What follows belongs to an exercise in optimizing a design on an open flow for small area; a production flow would make more cautious choices.
Only simulation tests tie the RTL to the original design; equivalence was not proved.

File: design.v
`timescale 1ns / 1ps
module DFF #(parameter data_width = 12)(
    input clk,rst,en,
    input [data_width-1:0] d,
    output reg [data_width-1:0] q 
    );
    always@(posedge clk or posedge rst)
    begin
      if(rst)
        q <= 0;
      else if(en)
        q <= d;
    end
endmodule
module shift_3 #(parameter data_width = 12)(
    input [data_width-1:0] din,
	input rst,clk,en,
	output wire [data_width-1:0] dout
	);
	reg [data_width-1:0] t0,t1,t2;
	always@(posedge clk or posedge rst)
	begin
	  if(rst) begin
	    t0 <= 0; t1 <= 0; t2 <= 0; 
	    end
	  else if(en) begin
	    t0 <= din;
	    t1 <= t0; t2 <= t1; 
	  end
	end
	assign dout = t2;
endmodule
module shift_4 #(parameter data_width = 12)(
    input [data_width-1:0] din,
	input rst,clk,en,
	output wire [data_width-1:0] dout
	);
	reg [data_width-1:0] t0,t1,t2,t3;
	always@(posedge clk or posedge rst)
	begin
	  if(rst) begin
	    t0 <= 0; t1 <= 0; t2 <= 0; t3 <= 0;
	    end
	  else if(en) begin
	    t0 <= din;
	    t1 <= t0; t2 <= t1; t3 <= t2;
	  end
	end
	assign dout = t3;
endmodule
module modular_add #(parameter data_width = 12) (
    input [data_width-1:0] x_add,
    input [data_width-1:0] y_add,
    output [data_width-1:0] z_add
    );
    parameter M = 12'd3329;
    wire [data_width-1:0] s;
    wire c;
    wire [data_width-1:0] d;
    wire b;
    wire sel;
    assign sel = ~((~c) & b);
    assign {c,s} = x_add + y_add;
    assign {b,d} = s - M;
    assign z_add = sel == 1? d : s;
endmodule
module modular_substraction #(parameter data_width = 12)(
    input [data_width-1:0] x_sub,
    input [data_width-1:0] y_sub,
    output [data_width-1:0] z_sub
    );
    parameter M = 12'd3329;
    wire [data_width-1:0] q;
    wire c;
    wire [data_width-1:0] d;
    wire b;
    assign {b,d} = x_sub - y_sub;
    assign  q = b == 1? M : 0;
    assign {c,z_sub} = d + q;
endmodule
`timescale 1ns / 1ps
module modular_mul #(parameter data_width = 12)(
    input clk,rst,en,
    input [data_width-1:0] A_in, B_in,
    output wire [data_width-1:0]  P_out
    );
    parameter q0 = 13'd5039;
    parameter q = 12'd3329;
    wire [data_width*2-1:0] z; 
    wire [data_width:0] z_shift; 
    wire [data_width*2-1:0] z_q1;
    wire [data_width*2-1:0] z_q2,z_q3;
    wire [data_width*2:0] mul2; 
    wire [data_width*2:0] mul2_q;
    wire [data_width-1:0] mul2_shift;
    wire [data_width*2-1:0] mul3; 
    wire [data_width*2-1:0] mul3_q;
    wire [data_width*2-1:0] sub;
    wire [data_width:0] sub_low;
    wire sign;
    wire [data_width-1:0] sub_correct;
    wire [data_width-1:0] P_d;
    assign z = A_in * B_in;
    DFF #(.data_width(data_width*2)) d1(.clk(clk),.rst(rst),.en(en),.d(z),.q(z_q1));
    assign z_shift = z_q1 >> (data_width - 1);     
    DFF #(.data_width(data_width*2)) d2(.clk(clk),.rst(rst),.en(en),.d(z_q1),.q(z_q2));        
    DFF #(.data_width(data_width*2)) d3(.clk(clk),.rst(rst),.en(en),.d(z_q2),.q(z_q3));                                         
    assign mul2 = z_shift * q0;
    DFF #(.data_width(data_width*2+1)) d5(.clk(clk),.rst(rst),.en(en),.d(mul2),.q(mul2_q));  
   assign mul2_shift = mul2_q >> (data_width + 1); 
   assign mul3 = mul2_shift * q;
   DFF #(.data_width(data_width*2)) d6(.clk(clk),.rst(rst),.en(en),.d(mul3),.q(mul3_q));  
   assign sub = z_q3 - mul3_q;
   assign sub_low = sub[data_width:0];
   assign {sign,sub_correct} = sub_low - q;
   wire sign2;
   wire [data_width-1:0] sub_correct2;
   assign {sign2,sub_correct2} = sub_low - 2*q;
   assign P_d = sign == 1? sub_low : (sign2 == 1? sub_correct : sub_correct2);
   DFF #(.data_width(data_width)) d7(.clk(clk),.rst(rst),.en(en),.d(P_d),.q(P_out));                                 
endmodule
module PE0 #(parameter data_width = 12)(
    input clk,rst,en,
    input sel,
    input [data_width-1:0] u,v,w,
    output [data_width-1:0] bf_upper,bf_lower
    );
    wire [data_width-1:0] u_q1,u_q5;
    wire [data_width-1:0] mux_out1,mux_out2,mux_out3;
    wire [data_width-1:0] mux_out4,mux_out5;
    wire [data_width-1:0] v_q1;
    wire [data_width-1:0] mult_out,add_out,sub_out;
    wire [data_width-1:0] add_out_q1,sub_out_q1;
    wire [data_width-1:0] w_q1;
    wire [data_width-1:0] sub_op1,sub_op2;
    DFF dff_u(.clk(clk),.rst(rst),.en(en),.d(u),.q(u_q1));
    shift_4  shf_u (.clk(clk),.rst(rst),.en(en),.din(u_q1),.dout(u_q5));
    assign mux_out1 = u_q5;
    DFF dff_v(.clk(clk),.rst(rst),.en(en),.d(v),.q(v_q1));
    assign mux_out3 = v_q1;
    modular_mul mult_pe0(.clk(clk),.rst(rst),.en(en),.A_in(mux_out3),.B_in(mux_out4),.P_out(mult_out));
    assign mux_out2 =  mult_out;
    DFF dff_w(.clk(clk),.rst(rst),.en(en),.d(w),.q(w_q1));
    assign mux_out4 = sel == 0 ? 12'd2285:w_q1;
    assign mux_out5 = mult_out;
    assign sub_op1 = mux_out1;
    assign sub_op2 = mux_out2;
    modular_substraction  sub(.x_sub(sub_op1),.y_sub(sub_op2),.z_sub(sub_out)); 
    DFF dff_sub(.clk(clk),.rst(rst),.en(en),.d(sub_out),.q(sub_out_q1));   
    modular_add add(
               .x_add(mux_out1),
               .y_add(mux_out2),
               .z_add(add_out));
    DFF dff_add(.clk(clk),.rst(rst),.en(en),.d(add_out),.q(add_out_q1));
    assign bf_lower = add_out_q1;
    assign bf_upper = sub_out_q1;                                                                                                                                                          
endmodule
`timescale 1ns / 1ps
module PE1 #(parameter data_width = 12)(
    input clk,rst,en,
    input sel,
    input [data_width-1:0] u,v,
    output [data_width-1:0] bf_upper,bf_lower
    );
   wire [data_width-1:0] u_q3;
   wire [data_width-1:0] v_q3;
   wire [data_width-1:0] add_out;
   wire [data_width-1:0] sub_out,sub_op1,sub_op2;
   wire [data_width-1:0] add_out_q3,sub_out_q3;
   wire [data_width-1:0] half_out1,half_out2;
   shift_3 shf_u (.clk(clk),.rst(rst),.en(en),.din(u),.dout(u_q3));
   shift_3 shf_v (.clk(clk),.rst(rst),.en(en),.din(v),.dout(v_q3));
   assign sub_op1 = u_q3;
   assign sub_op2 = v_q3;
   modular_substraction  sub(.x_sub(sub_op1),.y_sub(sub_op2),.z_sub(sub_out));
   modular_add  add(.x_add(u_q3),.y_add(v_q3),.z_add(add_out));
   shift_3  shf_add (.clk(clk),.rst(rst),.en(en),.din(add_out),.dout(add_out_q3));
   shift_3  shf_sub (.clk(clk),.rst(rst),.en(en),.din(sub_out),.dout(sub_out_q3));
    assign bf_lower = add_out_q3;
    assign bf_upper = sub_out_q3;  
endmodule
`timescale 1ns / 1ps
module PE2 #(parameter data_width = 12)(
    input clk,rst,en,
    input [data_width-1:0] u,v,w1,w2,
    input sel,
    output [data_width-1:0] bf_upper,bf_lower
    );
    wire [data_width-1:0] u_q1;
    wire [data_width-1:0] w1_q1,w2_q1;
    wire [data_width-1:0] mux_out7,mux_out8;
    wire [data_width-1:0] v_q1;
    wire [data_width-1:0] mult_out1,mult_out2,add_out,sub_out;
    wire [data_width-1:0] add_out_q1,sub_out_q1;
    wire [data_width-1:0] sub_op1,sub_op2;
    DFF dff_u(.clk(clk),.rst(rst),.en(en),.d(u),.q(u_q1));
    DFF dff_w1(.clk(clk),.rst(rst),.en(en),.d(w1),.q(w1_q1));
    modular_mul mult1_pe2(.clk(clk),.rst(rst),.en(en),.A_in(u_q1),.B_in(w1_q1),.P_out(mult_out1));
    modular_add  add(
               .x_add(mult_out1),
               .y_add(mult_out2),
               .z_add(add_out));
    DFF dff_add(.clk(clk),.rst(rst),.en(en),.d(add_out),.q(add_out_q1));
    assign bf_lower = add_out_q1;
    DFF dff_v(.clk(clk),.rst(rst),.en(en),.d(v),.q(v_q1));
    DFF dff_w2(.clk(clk),.rst(rst),.en(en),.d(w2),.q(w2_q1));
    modular_mul mult2_pe2(.clk(clk),.rst(rst),.en(en),.A_in(v_q1),.B_in(w2_q1),.P_out(mult_out2));
    assign mux_out7 = mult_out2;
    assign mux_out8 = mult_out1;
    assign sub_op1 = mux_out8;
    assign sub_op2 = mux_out7;
    modular_substraction  sub(.x_sub(sub_op1),.y_sub(sub_op2),.z_sub(sub_out)); 
    DFF dff_sub(.clk(clk),.rst(rst),.en(en),.d(sub_out),.q(sub_out_q1));   
    assign bf_upper = sub_out_q1; 
endmodule
`timescale 1ns / 1ps
module PE3 #(parameter data_width = 12)(
        input clk,rst,en,
        input [data_width-1:0] u,v,
        input sel,
        output [data_width-1:0] bf_upper,bf_lower
        );
    parameter const_w = 3095;
    wire [data_width-1:0] u_q1,u_q5;
    wire [data_width-1:0] mux_out1,mux_out2,mux_out3;
    wire [data_width-1:0] mux_out4,mux_out5;
    wire [data_width-1:0] v_q1;
    wire [data_width-1:0] mult_out,add_out,sub_out;
    wire [data_width-1:0] add_out_q1,sub_out_q1,add_out_q5;
    wire [data_width-1:0] sub_op1,sub_op2;
    DFF dff_u(.clk(clk),.rst(rst),.en(en),.d(u),.q(u_q1));
    shift_4  shf_u (.clk(clk),.rst(rst),.en(en),.din(u_q1),.dout(u_q5));
    assign mux_out1 = u_q5;
    DFF dff_v(.clk(clk),.rst(rst),.en(en),.d(v),.q(v_q1));
    assign mux_out3 = v_q1;
    modular_mul mult_pe3(.clk(clk),.rst(rst),.en(en),.A_in(mux_out3),.B_in(mux_out4),.P_out(mult_out));
    assign mux_out2 = mult_out;
    assign mux_out4 = sel == 0 ? 12'd2285:const_w;
    assign mux_out5 = mult_out;
    assign sub_op1 = mux_out1;
    assign sub_op2 = mux_out2;
    modular_substraction  sub(.x_sub(sub_op1),.y_sub(sub_op2),.z_sub(sub_out)); 
    DFF dff_sub(.clk(clk),.rst(rst),.en(en),.d(sub_out),.q(sub_out_q1));   
    modular_add  add(
               .x_add(mux_out1),
               .y_add(mux_out2),
               .z_add(add_out));
    DFF dff_add(.clk(clk),.rst(rst),.en(en),.d(add_out),.q(add_out_q1));
    assign bf_lower = add_out_q1;
    assign bf_upper = sub_out_q1;                 
endmodule
module compact_bf #(parameter data_width = 12)(
        input clk,rst,
        input [data_width-1:0] u0,v0,u1,v1,
        input [data_width-1:0] wa1,wa2,wa3,
        input sel,
        input ien,
        output [data_width-1:0] bf_0_upper,bf_0_lower,bf_1_upper,bf_1_lower
        );
        wire [data_width-1:0] PE0_in_up,PE0_in_low,PE0_out_up,PE0_out_low;
        wire [data_width-1:0] PE1_in_up,PE1_in_low,PE1_out_up,PE1_out_low;
        wire [data_width-1:0] PE2_in_up,PE2_in_low,PE2_out_up,PE2_out_low;
        wire [data_width-1:0] PE3_in_up,PE3_in_low,PE3_out_up,PE3_out_low;
        wire   en_r2;              
        assign en_r2 = sel & ien;
        PE0 m_pe0(
             .clk(clk),.rst(rst),.en(ien),
             .sel(sel),
             .u(PE0_in_up),.v(PE0_in_low),.w(wa2),
             .bf_upper(PE0_out_low),.bf_lower(PE0_out_up));
        PE1 m_pe1(
             .clk(clk),.rst(rst),.en(en_r2),
             .sel(sel),
             .u(PE1_in_up),.v(PE1_in_low),
             .bf_upper(PE1_out_low),.bf_lower(PE1_out_up));     
        PE2 m_pe2(
              .clk(clk),.rst(rst),.en(en_r2),
              .u(PE2_in_up),.v(PE2_in_low),.w1(wa1),.w2(wa3),
              .sel(sel),
              .bf_upper(PE2_out_low),.bf_lower(PE2_out_up));       
        PE3 m_pe3(
              .clk(clk),.rst(rst),.en(ien),
              .u(PE3_in_up),.v(PE3_in_low),
              .sel(sel),
              .bf_upper(PE3_out_low),.bf_lower(PE3_out_up));
     assign PE0_in_up  =  u0;
     assign PE0_in_low =  v0;
     assign PE2_in_up  =  sel == 1'b0 ? 0: u1;
     assign PE2_in_low =  sel == 1'b0 ? 0: v1;
     assign PE1_in_up  =  sel == 1'b0 ? 0: PE0_out_up ;
     assign PE1_in_low =  sel == 1'b0 ? 0: PE2_out_up ;
     assign PE3_in_up  =  sel == 1'b0 ? u1: PE0_out_low;
     assign PE3_in_low =  sel == 1'b0 ? v1: PE2_out_low;
     assign bf_0_lower =  sel == 1'b0 ? PE0_out_up : PE1_out_up ;
     assign bf_0_upper =  sel == 1'b0 ? PE0_out_low: PE3_out_up ;
     assign bf_1_lower =  sel == 1'b0 ? PE3_out_up : PE1_out_low;
     assign bf_1_upper =  sel == 1'b0 ? PE3_out_low: PE3_out_low;
endmodule
File: run.sh
#!/bin/bash
# synth_recipe.tcl (not shown) runs the flow's synth.tcl, then flattens the netlist and writes it again
# the make line also repeats each setting of config.mk as NAME=value (left out here)
make -C /OpenROAD-flow-scripts/flow DESIGN_CONFIG=/design/flow/config.mk WORK_HOME=/design/flow/orfs CLKGATE_MAP_FILE= SYNTH_SCRIPT=/design/flow/synth_recipe.tcl finish
File: config.mk
export PLATFORM = sky130hd
export DESIGN_NAME = compact_bf
export DESIGN_NICKNAME = compact_bf
export VERILOG_FILES = /design/flow/design.v
export SDC_FILE = /design/flow/constraint.sdc
export NUM_CORES = 4
export LEC_CHECK = 0
export CAP_MARGIN = 20
export CORE_MARGIN = 2
export CORE_UTILIZATION = 40
export SLEW_MARGIN = 20
File: constraint.sdc
create_clock -name core_clock -period 7.0 [get_ports {clk}]
set_input_delay 1.4000 -clock core_clock [delete_from_list [all_inputs] [get_ports {clk}]]
set_output_delay 1.4000 -clock core_clock [all_outputs]
set_load 0.01 [all_outputs]
### PDN straps and rails

Bar = 100 um. Pins as bars on the die edge.
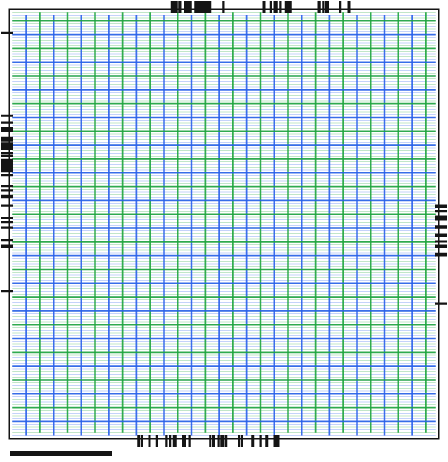
[blue] VSS
[green] VDD
rows: 153
signal pins: 136
met4 straps: 30
met5 straps: 30
CORE AREA: 173,000 um^2
chip width: 421 um

### The worst timing path

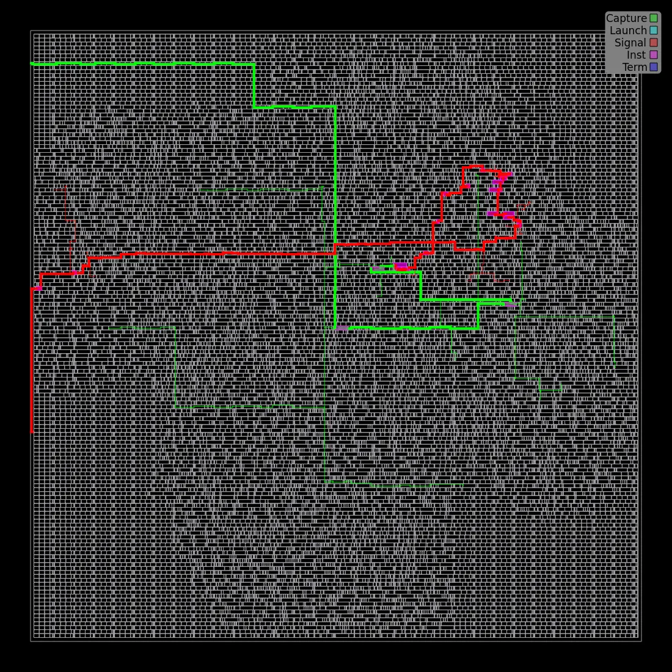
fin crit period: 6.58 ns
final non-filler cell total: 9,793
setup TNS: 0 ns
final core utilization: 44.4%

==> impl_metrics.yaml <==
yosys:
  synth.area.top_cells: "dfrtp_1 28%, fa_1 18%, ha_1 14%"
  syn_area_per_cell_um2: 9.49
  synth_cell_type_count: 109
  async_reset_ff_share_pct: 100
  synth_nets: 8857
  yosysSeqAreaShare_pct: 27.6
  synth-seq-cells: 768
  synth_top_cell_by_area: "dfrtp_1"
  synth_flop_cell: "dfrtp_1"
  synth_edf_count: 0
  synthMostInstantiatedCell: "nand2_1"
  synth_compound_area_share_pct: 9.49
  ys_warn_count: 6
critical_path:
  r2r_cells: 18
  path_delay_family: "adder cells"
  crit_path_frequent_cell: "fa_1"
  timing.rr.start: "m_pe2.dff_u.q[5]"
  worstSetupEndpoint: "m_pe3.mult_pe3.d1.q[21]"
  cp-startpoint: "sel"
  cp.depth: 21
  crit_required_ns: 7.60
  cp_cell_sequence: "buf_6, buf_4, buf_4, o21ai_0, ha_1, fa_1, fa_1, inv_1, fa_1, inv_1, fa_1, ha_1, a2111oi_0, buf_4, o211ai_1, a2111oi_0, nor3_1, a41oi_1, a21oi_1, xnor2_1, mux2i_1"
  regToRegSetupSlack_ns: 0.44
sta:
  finalSetupViolCount: 0
  max_freq_mhz: 152
  fin_crit_sh_pct: 94.0
  tightest_slew_ns: 1.02
  relSlewSlack_pct: 31.8
  final-hold-violation-count: 0
outcome:
  status: "timing/DRC/antenna clean"
global_route:
  met1_usage_pct: 23.7
  grtUsageMet2_pct: 34.4
  busiest_layer: "met2"
  grt_pass1_wl_mm: 278
  gr-usage-met3_pct: 2.14
  grt_max_degree: 150
  grt_use_total_pct: 19.2
place:
  gp_congestion: 0.856
  io_buffer_count: 135
  post-place-ws_ns: -0.261
drt:
  wl_met2_mm: 84.1
  wl_met1_mm: 71.6
  detail_route.wl_per_cell_um: 17.0
  first_pass_iters: 5
  drt_wl_total_mm: 166
final_layout:
  signal_buffers: 228
  layout_commonest_cell: "nand2_1"
  seq_cells: 768
  layout.buffer.nonclock.area_share_pct: 2.84
  seq_area_share_pct: 25.0
  multi_input_area_share_pct: 59.0
  regArea_um2: 19200
  fin_area_um2: 77000
  area_growth_pct: 10.5
  multi_input_area_um2: 45400
  final_nets: 8910
  fillerInstances: 16773
  multi_input_gates: 5238
  nClkBuffers: 117
  drive_gt1_share_pct: 8.14
  inv_count: 1068
clocking:
  clockBufferDepth: 3
min_path:
  hold_path.class: "reg2reg"
  hp-start: "m_pe2.mult1_pe2.d1.q[6]"
die:
  start_util_pct: 40.2
  tapCellCount: 2325
### Clock network drawn from the DEF

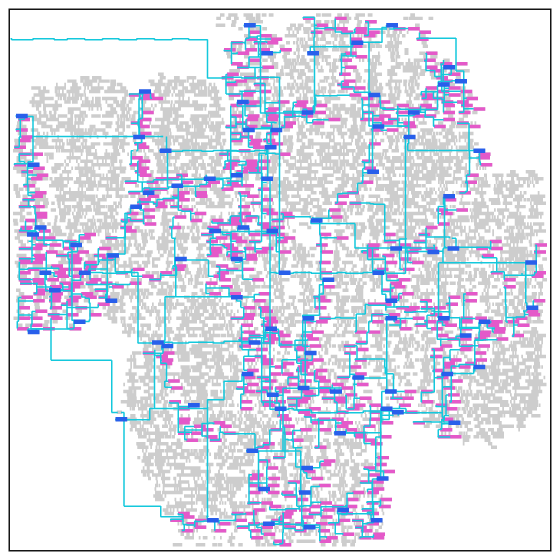
[blue] clock-net drivers | count: 92
[magenta] flip-flops | count: 768
[cyan] clock wires | length: 12,000 um
routed clock nets: 93
flops lie: all over the die
later-pin clock latency in the skew report: 0.74 ns
clock skew: 0.0315 ns

afterwards: timing with drivers on the ports:
In the flow no input, the clock included, has a driving cell. The finished layout below was timed again as built, in two steps. Step 1 assumes that a clkbuf_16 drives the clock port and a buf_2 every other input. Step 2 also shifts input and output timing later by t, the mid clock arrival at the registers, as if the neighbouring blocks saw the same clock. Three values: no drivers, after step 1, after step 2; two values: the first two.
shift t [ns]: 0.800
slack for setup (ns): 0.420 / 0.421 / -0.379
cell pins on the clock port's net: 1
Met with ideal ports but missed after step 2: setup timing in this run. For this run, drivers alone change the setup slack by +0.001 ns; drivers and shift together by -0.799 ns.
